Context: an optimization exercise on an open-source flow, tuned for small area. The choices shown serve that exercise and are no tape-out recipe.
The RTL was checked by simulation tests, not by an equivalence proof against the original design.
Power figures rest on the tool's default switching activity, not on a simulated workload.

--- flow/design.v ---
module FDIVIDER(
    input  logic ACLK,
    input  logic RESTN,
    output logic SCLK,
    output logic TICK    
);
logic [3:0]count;
assign TICK = (count == 4'd4) && !SCLK;
always_ff@(posedge ACLK)begin
    if(!RESTN)begin
        count <= 0;
        SCLK <= 0;
    end else begin
        if(count == 4'd4)begin
            count <= 0;
            SCLK <= ~SCLK;
        end else begin
            count <= count +1;
        end
    end
end
endmodule
module FIFO_MANAGER(
    input logic Tx_full,
    input logic SS_full,
    input logic Tx_empty,
    input logic SS_empty,
    output logic FREADY_full,
    output logic FREADY_empty
);
always_comb begin : Full_empty_block
    if(Tx_full | SS_full)begin
        FREADY_full = 0;
    end else begin
        FREADY_full = 1;
    end
    if(Tx_empty | SS_empty) begin
        FREADY_empty = 0;
    end else begin
        FREADY_empty = 1;
    end
end
endmodule
module Async_Tx_FIFO #(
    parameter DATA_WIDTH = 32,
    parameter ADDR_WIDTH = 4  
)(
    input  logic [DATA_WIDTH-1:0] data_in,
    input  logic wr_en,
    input  logic rd_en,
    input  logic ACLK,    
    input  logic SCLK,    
    input  logic rst_n,
    output logic [DATA_WIDTH-1:0] data_out,
    output logic empty,
    output logic full
);
    logic [DATA_WIDTH-1:0] mem [0:(1<<ADDR_WIDTH)-1];
    logic [ADDR_WIDTH:0] wr_ptr_bin, rd_ptr_bin;
    logic [ADDR_WIDTH:0] wr_ptr_gry, rd_ptr_gry;
    logic [ADDR_WIDTH:0] wr_ptr_sync1, wr_ptr_sync2;
    logic [ADDR_WIDTH:0] rd_ptr_sync1, rd_ptr_sync2;
    always_ff @(posedge ACLK) begin
        if (!rst_n) begin
            wr_ptr_bin <= 0;
            wr_ptr_gry <= 0;
        end else if (wr_en && !full) begin
            wr_ptr_bin <= wr_ptr_bin + 1;
            wr_ptr_gry <= ((wr_ptr_bin + 1) >> 1) ^ (wr_ptr_bin + 1);
        end
    end
    always_ff @(posedge ACLK) begin
        if (rst_n && wr_en && !full)
            mem[wr_ptr_bin[ADDR_WIDTH-1:0]] <= data_in;
    end
    always_ff @(posedge ACLK) begin
        if (!rst_n) begin
            rd_ptr_bin <= 0;
            rd_ptr_gry <= 0;
            data_out   <= 0;
        end else if (SCLK && rd_en && !empty) begin
            rd_ptr_bin <= rd_ptr_bin + 1;
            rd_ptr_gry <= ((rd_ptr_bin + 1) >> 1) ^ (rd_ptr_bin + 1);
            data_out   <= mem[rd_ptr_bin[ADDR_WIDTH-1:0]];
        end
    end
    always_ff @(posedge ACLK) begin
        if (!rst_n) begin
            wr_ptr_sync1 <= 0;
            wr_ptr_sync2 <= 0;
        end else if (SCLK) begin
            wr_ptr_sync1 <= wr_ptr_gry;
            wr_ptr_sync2 <= wr_ptr_sync1;
        end
    end
    always_ff @(posedge ACLK) begin
        if (!rst_n) begin
            rd_ptr_sync1 <= 0;
            rd_ptr_sync2 <= 0;
        end else begin
            rd_ptr_sync1 <= rd_ptr_gry;
            rd_ptr_sync2 <= rd_ptr_sync1;
        end
    end
    assign empty = (wr_ptr_sync2 == rd_ptr_gry);
    assign full  = (wr_ptr_gry == {~rd_ptr_sync2[ADDR_WIDTH:ADDR_WIDTH-1], rd_ptr_sync2[ADDR_WIDTH-2:0]});
endmodule
module Async_SS_FIFO #(
    parameter DATA_WIDTH = 32,
    parameter ADDR_WIDTH = 4  
)(
    input  logic [DATA_WIDTH-1:0] data_in,
    input  logic wr_en,
    input  logic rd_en,
    input  logic ACLK,    
    input  logic SCLK,    
    input  logic rst_n,
    output logic [DATA_WIDTH-1:0] data_out,
    output logic empty,
    output logic full
);
    logic [DATA_WIDTH-1:0] mem [0:(1<<ADDR_WIDTH)-1];
    logic [ADDR_WIDTH:0] wr_ptr_bin, rd_ptr_bin;
    logic [ADDR_WIDTH:0] wr_ptr_gry, rd_ptr_gry;
    logic [ADDR_WIDTH:0] wr_ptr_sync1, wr_ptr_sync2;
    logic [ADDR_WIDTH:0] rd_ptr_sync1, rd_ptr_sync2;
    always_ff @(posedge ACLK) begin
        if (!rst_n) begin
            wr_ptr_bin <= 0;
            wr_ptr_gry <= 0;
        end else if (wr_en && !full) begin
            wr_ptr_bin <= wr_ptr_bin + 1;
            wr_ptr_gry <= ((wr_ptr_bin + 1) >> 1) ^ (wr_ptr_bin + 1);
        end
    end
    always_ff @(posedge ACLK) begin
        if (rst_n && wr_en && !full)
            mem[wr_ptr_bin[ADDR_WIDTH-1:0]] <= data_in;
    end
    always_ff @(posedge ACLK) begin
        if (!rst_n) begin
            rd_ptr_bin <= 0;
            rd_ptr_gry <= 0;
            data_out   <= 0;
        end else if (SCLK && rd_en && !empty) begin
            rd_ptr_bin <= rd_ptr_bin + 1;
            rd_ptr_gry <= ((rd_ptr_bin + 1) >> 1) ^ (rd_ptr_bin + 1);
            data_out   <= mem[rd_ptr_bin[ADDR_WIDTH-1:0]];
        end
    end
    always_ff @(posedge ACLK) begin
        if (!rst_n) begin
            wr_ptr_sync1 <= 0;
            wr_ptr_sync2 <= 0;
        end else if (SCLK) begin
            wr_ptr_sync1 <= wr_ptr_gry;
            wr_ptr_sync2 <= wr_ptr_sync1;
        end
    end
    always_ff @(posedge ACLK) begin
        if (!rst_n) begin
            rd_ptr_sync1 <= 0;
            rd_ptr_sync2 <= 0;
        end else begin
            rd_ptr_sync1 <= rd_ptr_gry;
            rd_ptr_sync2 <= rd_ptr_sync1;
        end
    end
    assign empty = (wr_ptr_sync2 == rd_ptr_gry);
    assign full  = (wr_ptr_gry == {~rd_ptr_sync2[ADDR_WIDTH:ADDR_WIDTH-1], rd_ptr_sync2[ADDR_WIDTH-2:0]});
endmodule
module AXI_SLAVE(
    input logic ACLK,
    input logic ARESETN,
    input logic [31:0]AWADDR,
    input logic AWVALID,
    output logic AWREADY,
    input logic [31:0]WDATA,
    input logic WVALID,
    output logic WREADY,
    output logic[1:0]BRESP,
    output logic BVALID,
    input logic BREADY,
    input logic FREADY_full,
    output logic wr_en,
    output logic[31:0]Tx_data_out,
    output logic[31:0]SS_data_out
);
 localparam logic [31:0] Tx_address = 32'h0;
 localparam logic [31:0] SS_address = 32'h2;
 typedef enum logic[1:0]{
    IDEAL,
    DECODE,
    EXECUTE
 } state_t;
typedef enum logic{
    START,
    OK
}phase_t;
logic ready;
logic [31:0]data_buffer_1;
logic [31:0]addr_buffr;
state_t state;
phase_t phase;
logic AWalrt;
logic Walrt;
always_ff@(posedge ACLK)begin : AXI_SLAVE
    if(!ARESETN)begin
        wr_en <= 0;
        state <= IDEAL;
        BRESP <= 2'b00;
        BVALID <= 0;
        Tx_data_out <= 0;
        SS_data_out <= 0;
    end else begin
        wr_en <= 0;
        case(state)
            IDEAL: begin
                BRESP <= 2'b00;
                if(ready) begin
                    state <= DECODE;
                end
            end
            DECODE:begin
                BRESP <= 2'b00;
                case(addr_buffr)
                    Tx_address: begin
                        Tx_data_out <= data_buffer_1;
                        BRESP <= 2'b00;
                    end
                    SS_address: begin
                        SS_data_out <= data_buffer_1;
                        BRESP <= 2'b00;
                    end
                    default: begin
                        BRESP <= 2'b10;
                    end
                endcase
                if(BVALID & BREADY) begin
                    BVALID <= 0;
                    state <= EXECUTE;
                end else begin
                    BVALID <= 1;
                end
            end
            EXECUTE:begin
                BVALID <= 0;
                wr_en <= (addr_buffr == Tx_address);  
                state <= IDEAL;
                BRESP <= 2'b00;
            end
            default: state <= IDEAL;
        endcase
    end
end
always_ff@(posedge ACLK)begin : handshake_block
    if(!ARESETN)begin
        phase <= START;
        ready <= 0;
        AWalrt <= 0;
        Walrt <= 0;
    end else begin
        case(phase)
            START:begin
                if(AWVALID & AWREADY) begin
                    AWalrt <= 1;  
                    addr_buffr <= AWADDR;
                 end
                if(WVALID & WREADY)begin
                    Walrt <= 1;     
                    data_buffer_1 <= WDATA;
                end
                if(AWalrt & Walrt) begin    
                ready <= 1; 
                phase <= OK;
                end
            end
            OK:begin
                ready <= 0;
                AWalrt <= 0;
                Walrt <= 0;
                if(BVALID & BREADY) begin  
                    phase <= START; 
                end
            end
        endcase
    end
end
always_comb begin : ready_block
    if(FREADY_full && (phase == START) && (state == IDEAL) && !wr_en)begin
        AWREADY = !AWalrt;
        WREADY = !Walrt;
    end else begin
        AWREADY = 0;
        WREADY = 0;
    end
end
endmodule
module DATA_BUFFER(
    input logic[31:0] din_1,
    input logic[31:0]din_2,
    input logic go,
    input logic ACLK,
    input logic SCLK,
    input logic ARESETN,
    input logic SRESP,
    output logic DREADY,
    output logic [33:0]dout
);
typedef enum logic[2:0]{
    IDEAL,
    WAIT_FIFO,
    FETCH,
    CONCATENATE,
    VALIDATE
} state_t;
logic [31:0] SS_buffer_1;
logic [1:0] SS_buffer_2;
state_t state;
always_ff@(posedge ACLK) begin : data_fetch_block
    if(!ARESETN)begin
        state <= IDEAL;
        DREADY <= 0;
    end else if(SCLK) begin
        case(state)
            IDEAL:begin
                DREADY <= 0;
                if(go) begin
                    state <= WAIT_FIFO;
                end
            end
            WAIT_FIFO: begin
                state <= FETCH;
            end
            FETCH:begin
                SS_buffer_1 <= din_1;
                SS_buffer_2 <= din_2[1:0];
                state <= CONCATENATE;
            end
            CONCATENATE:begin
                dout <= {SS_buffer_2,SS_buffer_1};
                state <= VALIDATE;
                DREADY <= 1;
            end
            VALIDATE:begin
                if(DREADY & SRESP)begin
                    state <= IDEAL;
                end
            end
            default: state <= IDEAL;
        endcase
    end
end
endmodule
module SPI_MASTER(
    input logic ACLK,
    input logic FSCLK,
    input logic FTICK,
    input logic ARESETN,
    input logic FREADY_empty,
    input logic DREADY,
    input logic [33:0] din,
    output logic go,
    output logic SRESP,
    output logic rd_en,
    output logic[1:0]SS,
    output logic MOSI,
    output logic SCLK,
    input logic MISO
);
typedef enum logic[2:0]{
    IDEAL,
    WAIT_FIFO,
    FETCH,
    START,
    DONE,
    VALIDATE
} state_t;
logic [5:0]count;
logic [31:0] data_buffer_3;
logic [1:0] data_buffer_4;
state_t state;
assign SCLK = (state == START && count != 6'd0) ? FSCLK : 0;
always_ff@(posedge ACLK) begin : main_FSM_block
    if(!ARESETN)begin
        state <= IDEAL;
        count <= 0;
        rd_en <= 0;
        go <= 0;
        SRESP <= 0;
        SS <= 0;
        MOSI <= 0;
    end else if(FTICK) begin
        case(state)
            IDEAL:begin
                go <= 0;
                if(FREADY_empty)begin
                    go <= 1;
                    rd_en <= 1;
                    state <= WAIT_FIFO;
                    count <= 0;
                end
            end
            WAIT_FIFO:begin
                rd_en <= 0;
                go <= 0;
                state <=FETCH;
            end
            FETCH:begin
                if(DREADY) begin
                    data_buffer_3 <= din[31:0];
                    data_buffer_4 <= din[33:32];
                    SS <= din[33:32];
                    state <= START;
                end
            end
            START:begin
                if(count == 6'd32) begin
                    state <= DONE;
                end else begin
                    if(DREADY) begin
                        MOSI <= data_buffer_3[31];
                        data_buffer_3 <= {data_buffer_3[30:0],1'b0};
                        count <= count +1;
                    end
                end
            end
            DONE: begin
                SRESP <= 1;
                state <= VALIDATE;
            end
            VALIDATE:begin
                SRESP <= 0;
                state <= IDEAL;
            end
            default: state <= IDEAL;
        endcase
    end
end
endmodule
module Module_Wrapper (
    input logic ACLK,
    input logic ARESETN,
    input  logic [31:0] AWADDR,
    input  logic AWVALID,
    output logic AWREADY,
    input  logic [31:0] WDATA,
    input  logic WVALID,
    output logic WREADY,
    output logic [1:0] BRESP,
    output logic BVALID,
    input  logic BREADY,
    output logic [1:0] SS,
    output logic MOSI,
    output logic SCLK,
    input  logic MISO
);
    logic sclk_int, sclk_tick;
    logic fready_full, fready_empty;
    logic wr_en, rd_en;
    logic [31:0] tx_data_bus, ss_data_bus;
    logic [31:0] fifo_tx_out, fifo_ss_out;
    logic [33:0] data_to_master;
    logic go, dready, sresp;
    logic tx_full, tx_empty, ss_full, ss_empty;
    FDIVIDER fdiv_inst (
        .ACLK(ACLK),
        .RESTN(ARESETN),
        .SCLK(sclk_int),
        .TICK(sclk_tick)
    );
    AXI_SLAVE axi_inst (
        .ACLK(ACLK),
        .ARESETN(ARESETN),
        .AWADDR(AWADDR), .AWVALID(AWVALID), .AWREADY(AWREADY),
        .WDATA(WDATA), .WVALID(WVALID), .WREADY(WREADY),
        .BRESP(BRESP), .BVALID(BVALID), .BREADY(BREADY),
        .FREADY_full(fready_full),
        .wr_en(wr_en),
        .Tx_data_out(tx_data_bus),
        .SS_data_out(ss_data_bus)
    );
    Async_Tx_FIFO tx_fifo_inst (
        .ACLK(ACLK),
        .SCLK(sclk_tick),
        .rst_n(ARESETN),
        .data_in(tx_data_bus),
        .wr_en(wr_en),
        .rd_en(rd_en),
        .data_out(fifo_tx_out),
        .full(tx_full),
        .empty(tx_empty)
    );
    Async_SS_FIFO ss_fifo_inst (
        .ACLK(ACLK),
        .SCLK(sclk_tick),
        .rst_n(ARESETN),
        .data_in(ss_data_bus),
        .wr_en(wr_en),
        .rd_en(rd_en),
        .data_out(fifo_ss_out),
        .full(ss_full),
        .empty(ss_empty)
    );
    FIFO_MANAGER fifo_mgmt_inst (
        .Tx_full(tx_full), .SS_full(ss_full),
        .Tx_empty(tx_empty), .SS_empty(ss_empty),
        .FREADY_full(fready_full), .FREADY_empty(fready_empty)
    );
    DATA_BUFFER dbuff_inst (
        .din_1(fifo_tx_out), .din_2(fifo_ss_out),
        .go(go), .ACLK(ACLK), .SCLK(sclk_tick), .ARESETN(ARESETN),
        .SRESP(sresp), .DREADY(dready),
        .dout(data_to_master)
    );
    SPI_MASTER master_inst (
        .ACLK(ACLK), .FSCLK(sclk_int), .FTICK(sclk_tick), .ARESETN(ARESETN),
        .FREADY_empty(fready_empty),
        .DREADY(dready), .din(data_to_master),
        .go(go), .SRESP(sresp), .rd_en(rd_en),
        .SS(SS), .MOSI(MOSI), .SCLK(SCLK), .MISO(MISO)
    );
endmodule
--- flow/run.sh ---
#!/bin/bash
# synth_recipe.tcl (not shown) runs the flow's synth.tcl, then flattens the netlist and writes it again
# the make line also repeats each setting of config.mk as NAME=value (left out here)
make -C /OpenROAD-flow-scripts/flow DESIGN_CONFIG=/design/flow/config.mk WORK_HOME=/design/flow/orfs CLKGATE_MAP_FILE= SYNTH_SCRIPT=/design/flow/synth_recipe.tcl finish
--- flow/config.mk ---
export PLATFORM = sky130hd
export DESIGN_NAME = Module_Wrapper
export DESIGN_NICKNAME = Module_Wrapper
export VERILOG_FILES = /design/flow/design.v
export SDC_FILE = /design/flow/constraint.sdc
export NUM_CORES = 4
export LEC_CHECK = 0
export CAP_MARGIN = 20
export CORE_MARGIN = 2
export CORE_UTILIZATION = 40
export SLEW_MARGIN = 20
--- flow/constraint.sdc ---
create_clock -name core_clock -period 7.0 [get_ports {ACLK}]
set_input_delay 1.4000 -clock core_clock [delete_from_list [all_inputs] [get_ports {ACLK}]]
set_output_delay 1.4000 -clock core_clock [all_outputs]
set_load 0.01 [all_outputs]
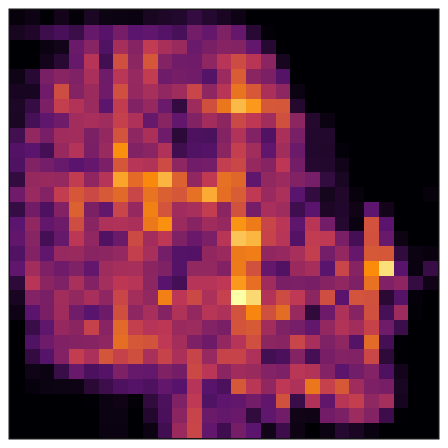
(images/route_heat.png)
The die is cut into 29 by 29 equal tiles; black is low, pale yellow is high, scaled to the fullest tile. Values are wire area over tile area, all layers added.
tiles over half the peak: 16%
fullest tile: 0.44
densest ninth of the die: middle
nearly empty tiles: 21%
DR WL/cell: 21.6 um
routed via count: 16900
Detailed Route WL: 68400 um

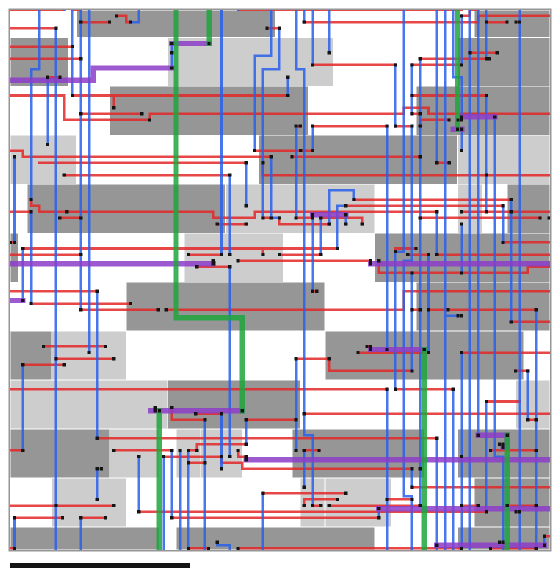
(images/closeup.png)
Bar = 10 um. Window x 132 to 162, y 132 to 162 um. Cells in gray, sequential cells in the stronger gray; small squares are vias.
| layer | color |
|---|---|
| M3 | purple |
| M4 | green |
| M2 | blue |
| M1 | red |
cells with their middle in the window: 25
most frequent: edfxtp_1 (10), clkbuf_16 (3)
netlist names of flops here include: tx_fifo_inst.mem (9)
sequential cells in the window: 12

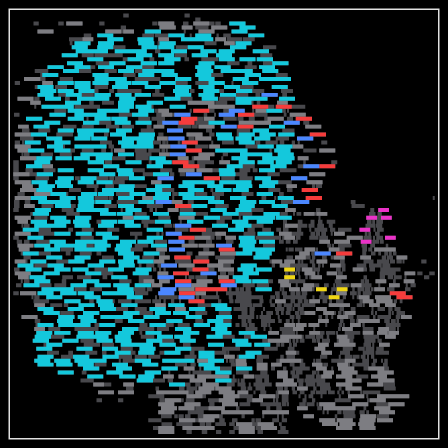
(images/ff_map.png)
Other sequential cells in the stronger gray, the rest of the logic in the fainter gray.
| netlist name | color | sequential cells |
|---|---|---|
| dbuff_inst.dout | red | 34 |
| master_inst.count | magenta | 6 |
| dbuff_inst.SS_buffer_1 | blue | 32 |
| tx_fifo_inst.rd_ptr_sync2 | yellow | 5 |
| tx_fifo_inst.mem | cyan | 512 |
Final Util: 46.5%
FF+latch area: 0.0249 sq mm
sequential cell area share: 64.2%
seq pwr: 5.71 mW

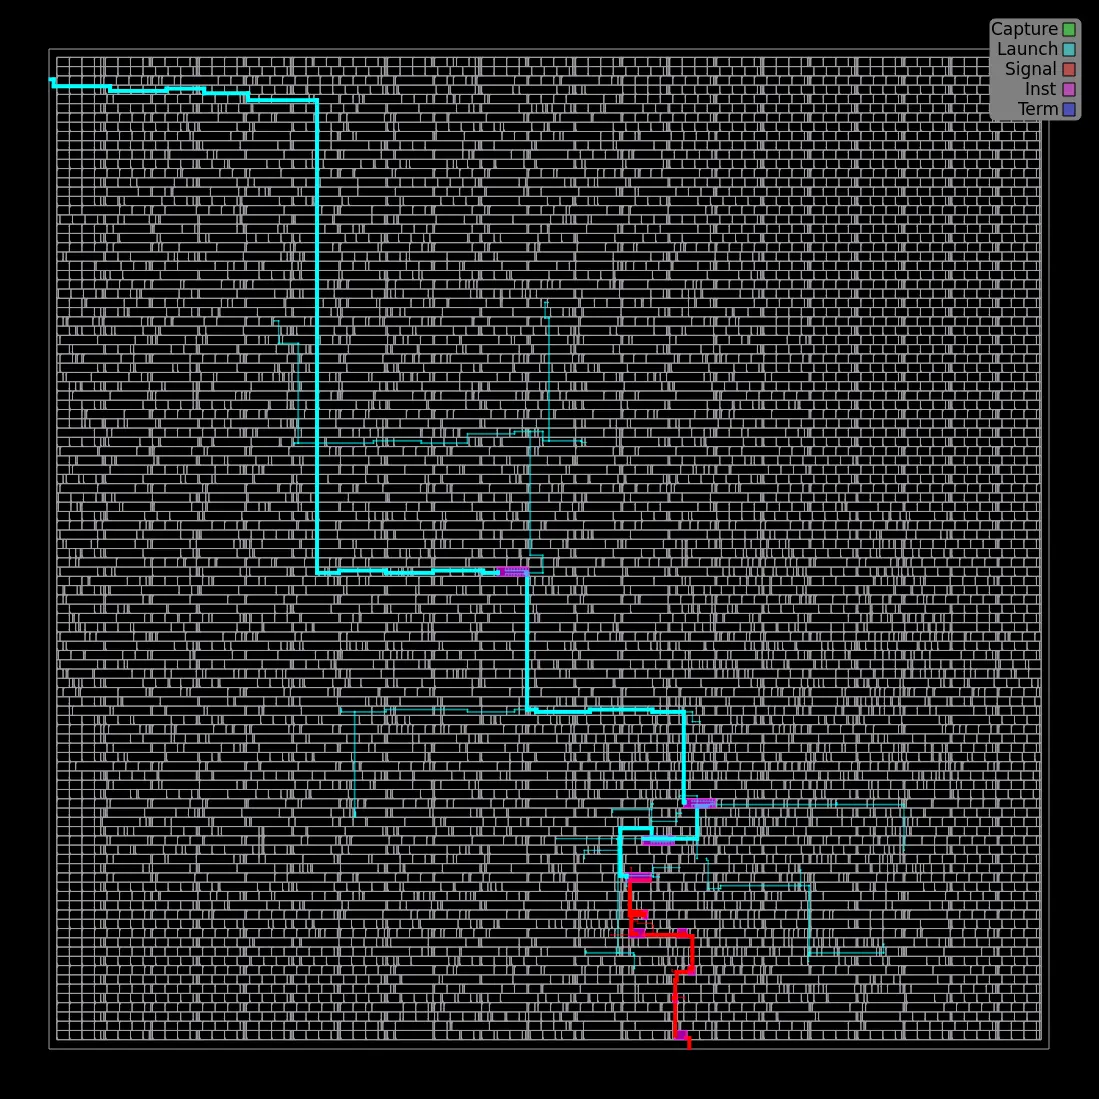
(images/critical_path.png)
Final Non-Filler Cells: 3160
post-route setup slack: 3.04 ns
Final Critical Period: 3.96 ns
Fin Setup TNS: 0 ns

==> through the flow <==
step	cell area [sq um]	total power, mW
finish	38800	10.9
floorplan	33500	5.91
global route	38800	11.2
global placement	35600	6.00
detailed placement	35600	6.01
CTS	38700	11.0
==> kinds of logic after synthesis <==
group	after synthesis	share of synthesized area, %
flip-flops	889	74.2
AND/OR/NAND/NOR	360	5.05
multiplexers	225	11.9
AO/OA/AOI/OAI	224	4.84
buffers and inverters	126	1.76
XOR/XNOR	57	1.49
adder cells (fa/ha/maj)	19	0.709
other	1	0.0112
==> per-layer routing <==
layer	GRT usage (%)	up-vias
met3	2.59	101
li1	-	7664
met4	4.74	0
met2	27.5	390
met5	0	-
met1	21.1	8763
==> sequential cells by signal, indices dropped and copies added, names as in the netlist, 6 cells and up <==
register                   flops
tx_fifo_inst.mem             512
dbuff_inst.dout               34
axi_inst.Tx_data_out          32
axi_inst.addr_buffr           32
axi_inst.data_buffer_1        32
dbuff_inst.SS_buffer_1        32
master_inst.data_buffer_3     32
ss_fifo_inst.mem              32
tx_fifo_inst.data_out         32
master_inst.count              6
==> worst max-delay path by stage <==
| stage | cells after the start | slack (ns) | end |
|---|---|---|---|
| global placement | 6 | 3.09 | axi_inst.data_buffer_1[30]$_DFFE_PP_ |
| detailed placement | 6 | 3.08 | axi_inst.data_buffer_1[30]$_DFFE_PP_ |
| global route | 6 | 2.78 | AWREADY |
| finish | 6 | 3.04 | WREADY |
| floorplan | 3 | 1.57 | tx_fifo_inst.mem[3][0]$_DFFE_PP_ |
| CTS | 6 | 2.97 | SCLK |
==> power groups by stage <==
stage | clock network, mW | registers (mW) | logic (mW)
2_1_floorplan | 0 | 5.82 | 0.0897
3_3_place_gp | 0 | 5.82 | 0.179
3_5_place_dp | 0 | 5.83 | 0.183
4_1_cts | 5.10 | 5.71 | 0.184
5_1_grt | 5.30 | 5.72 | 0.199
6_report | 4.99 | 5.71 | 0.179
==> cell usage after synthesis, types with 28 or more instances <==
library cell | count | area share, %
o22ai_1 | 32 | 0.60
dfxtp_1 | 181 | 11
edfxtp_1 | 708 | 63
and2_1 | 28 | 0.52
a22o_1 | 36 | 0.94
nor2_1 | 112 | 1.3
nand2_1 | 118 | 1.3
mux4_2 | 136 | 9.1
a21oi_1 | 55 | 0.82
xnor2_1 | 35 | 0.91
mux2_2 | 31 | 1.0
clkbuf_1 | 59 | 0.66
mux2i_1 | 58 | 1.7
==> reports/metrics.cfg <==
[grt]
grt_pass1_vias=17700
grt_max_degree=84
grt-ovfl-total=0
antenna_found_initial=0

[synthesis]
ys_ff_latch=889
synth_cells=1901
yosys_warnings=7
syn_avg_cell_area_sq_um=17.6
postSynthNetCount=1990
syn_area_sq_mm=0.0335
synth-edff-count=708

[sta]
finalClockSkew_ns=0.0243
slew_violations=0
setup_viol_count_final=0

[finish]
insertedDiodeCount=0
clock_buffers=123
clkCellAreaFrac_pct=8.17
layout_commonest_cell=edfxtp_1
buffer_area_share_pct=2.73
nFlopsAndLatches=889

[flow_run]
max_cap_viol_count=0

[detailed_routing]
drt-met1-wl_um=29300
ant_nets=0
drtIter0Drc=1339
dr_wl_met2_um=34500

[die]
tap_cells=1080
io_pins=79
initial_core_util_pct=40.2
rows=106
die_h_um=293
die-width_um=293

[cts]
clockBufferDepth=3
cts_num_sinks=889
post_cts_resize_count=0
cts_max_level=3
root_buffer=clkbuf_16

[placement]
dp_hpwl_um=35900
place_congestion=0.727
numPortBuffers=76
post-place-ws_ns=3.08

[worst_hold_path]
hp-class=register to register

[outcome]
status=timing/DRC/antenna clean

[pwr]
leakagePower_nw=12.4
clkPwrFrac_pct=45.8
power_switching_mw=2.17
power.internal_mw=8.71
p_seq_share_pct=52.5

[critical_path]
cp_data_arrival_time_ns=2.56
critical_path.startpoint_type=register
path_cells=inv_1 > ha_1 > nor3b_1 > nand3_1 > nor2_1 > clkdlybuf4s50_1
worstReg2RegStart=fdiv_inst.count[0]$_SDFF_PP0_
path_class=register to output pin
cp-startpoint=axi_inst.state[1]$_SDFFE_PN0P_

-- re-timing with driven ports --
Ports are ideal in the flow. The routed layout listed here was re-timed in OpenROAD.
Step 1 (the two cells are an assumption about what drives the block):
set clk [get_ports {ACLK}]
set_driving_cell -lib_cell sky130_fd_sc_hd__clkbuf_16 $clk
set_driving_cell -lib_cell sky130_fd_sc_hd__buf_2 [delete_from_list [all_inputs] $clk]
Step 2 adds t to the input delays and takes it off the output delays; t is the mean of the earliest and latest rising clock arrival at the registers after step 1. Input paths then give back, and output paths get back, about the clock's delay inside the block.
a / b / c = no drivers / after step 1 / after step 2; a / b = the first two.
t (ns): 0.708
slack for setup (ns): 3.042 / 2.976 / 3.143
slew at the worst register clock pin (ns): 0.06 / 0.06
After both steps this run still meets setup and hold. The setup slack of this run moves by -0.066 ns with the drivers and by +0.101 ns with both steps.
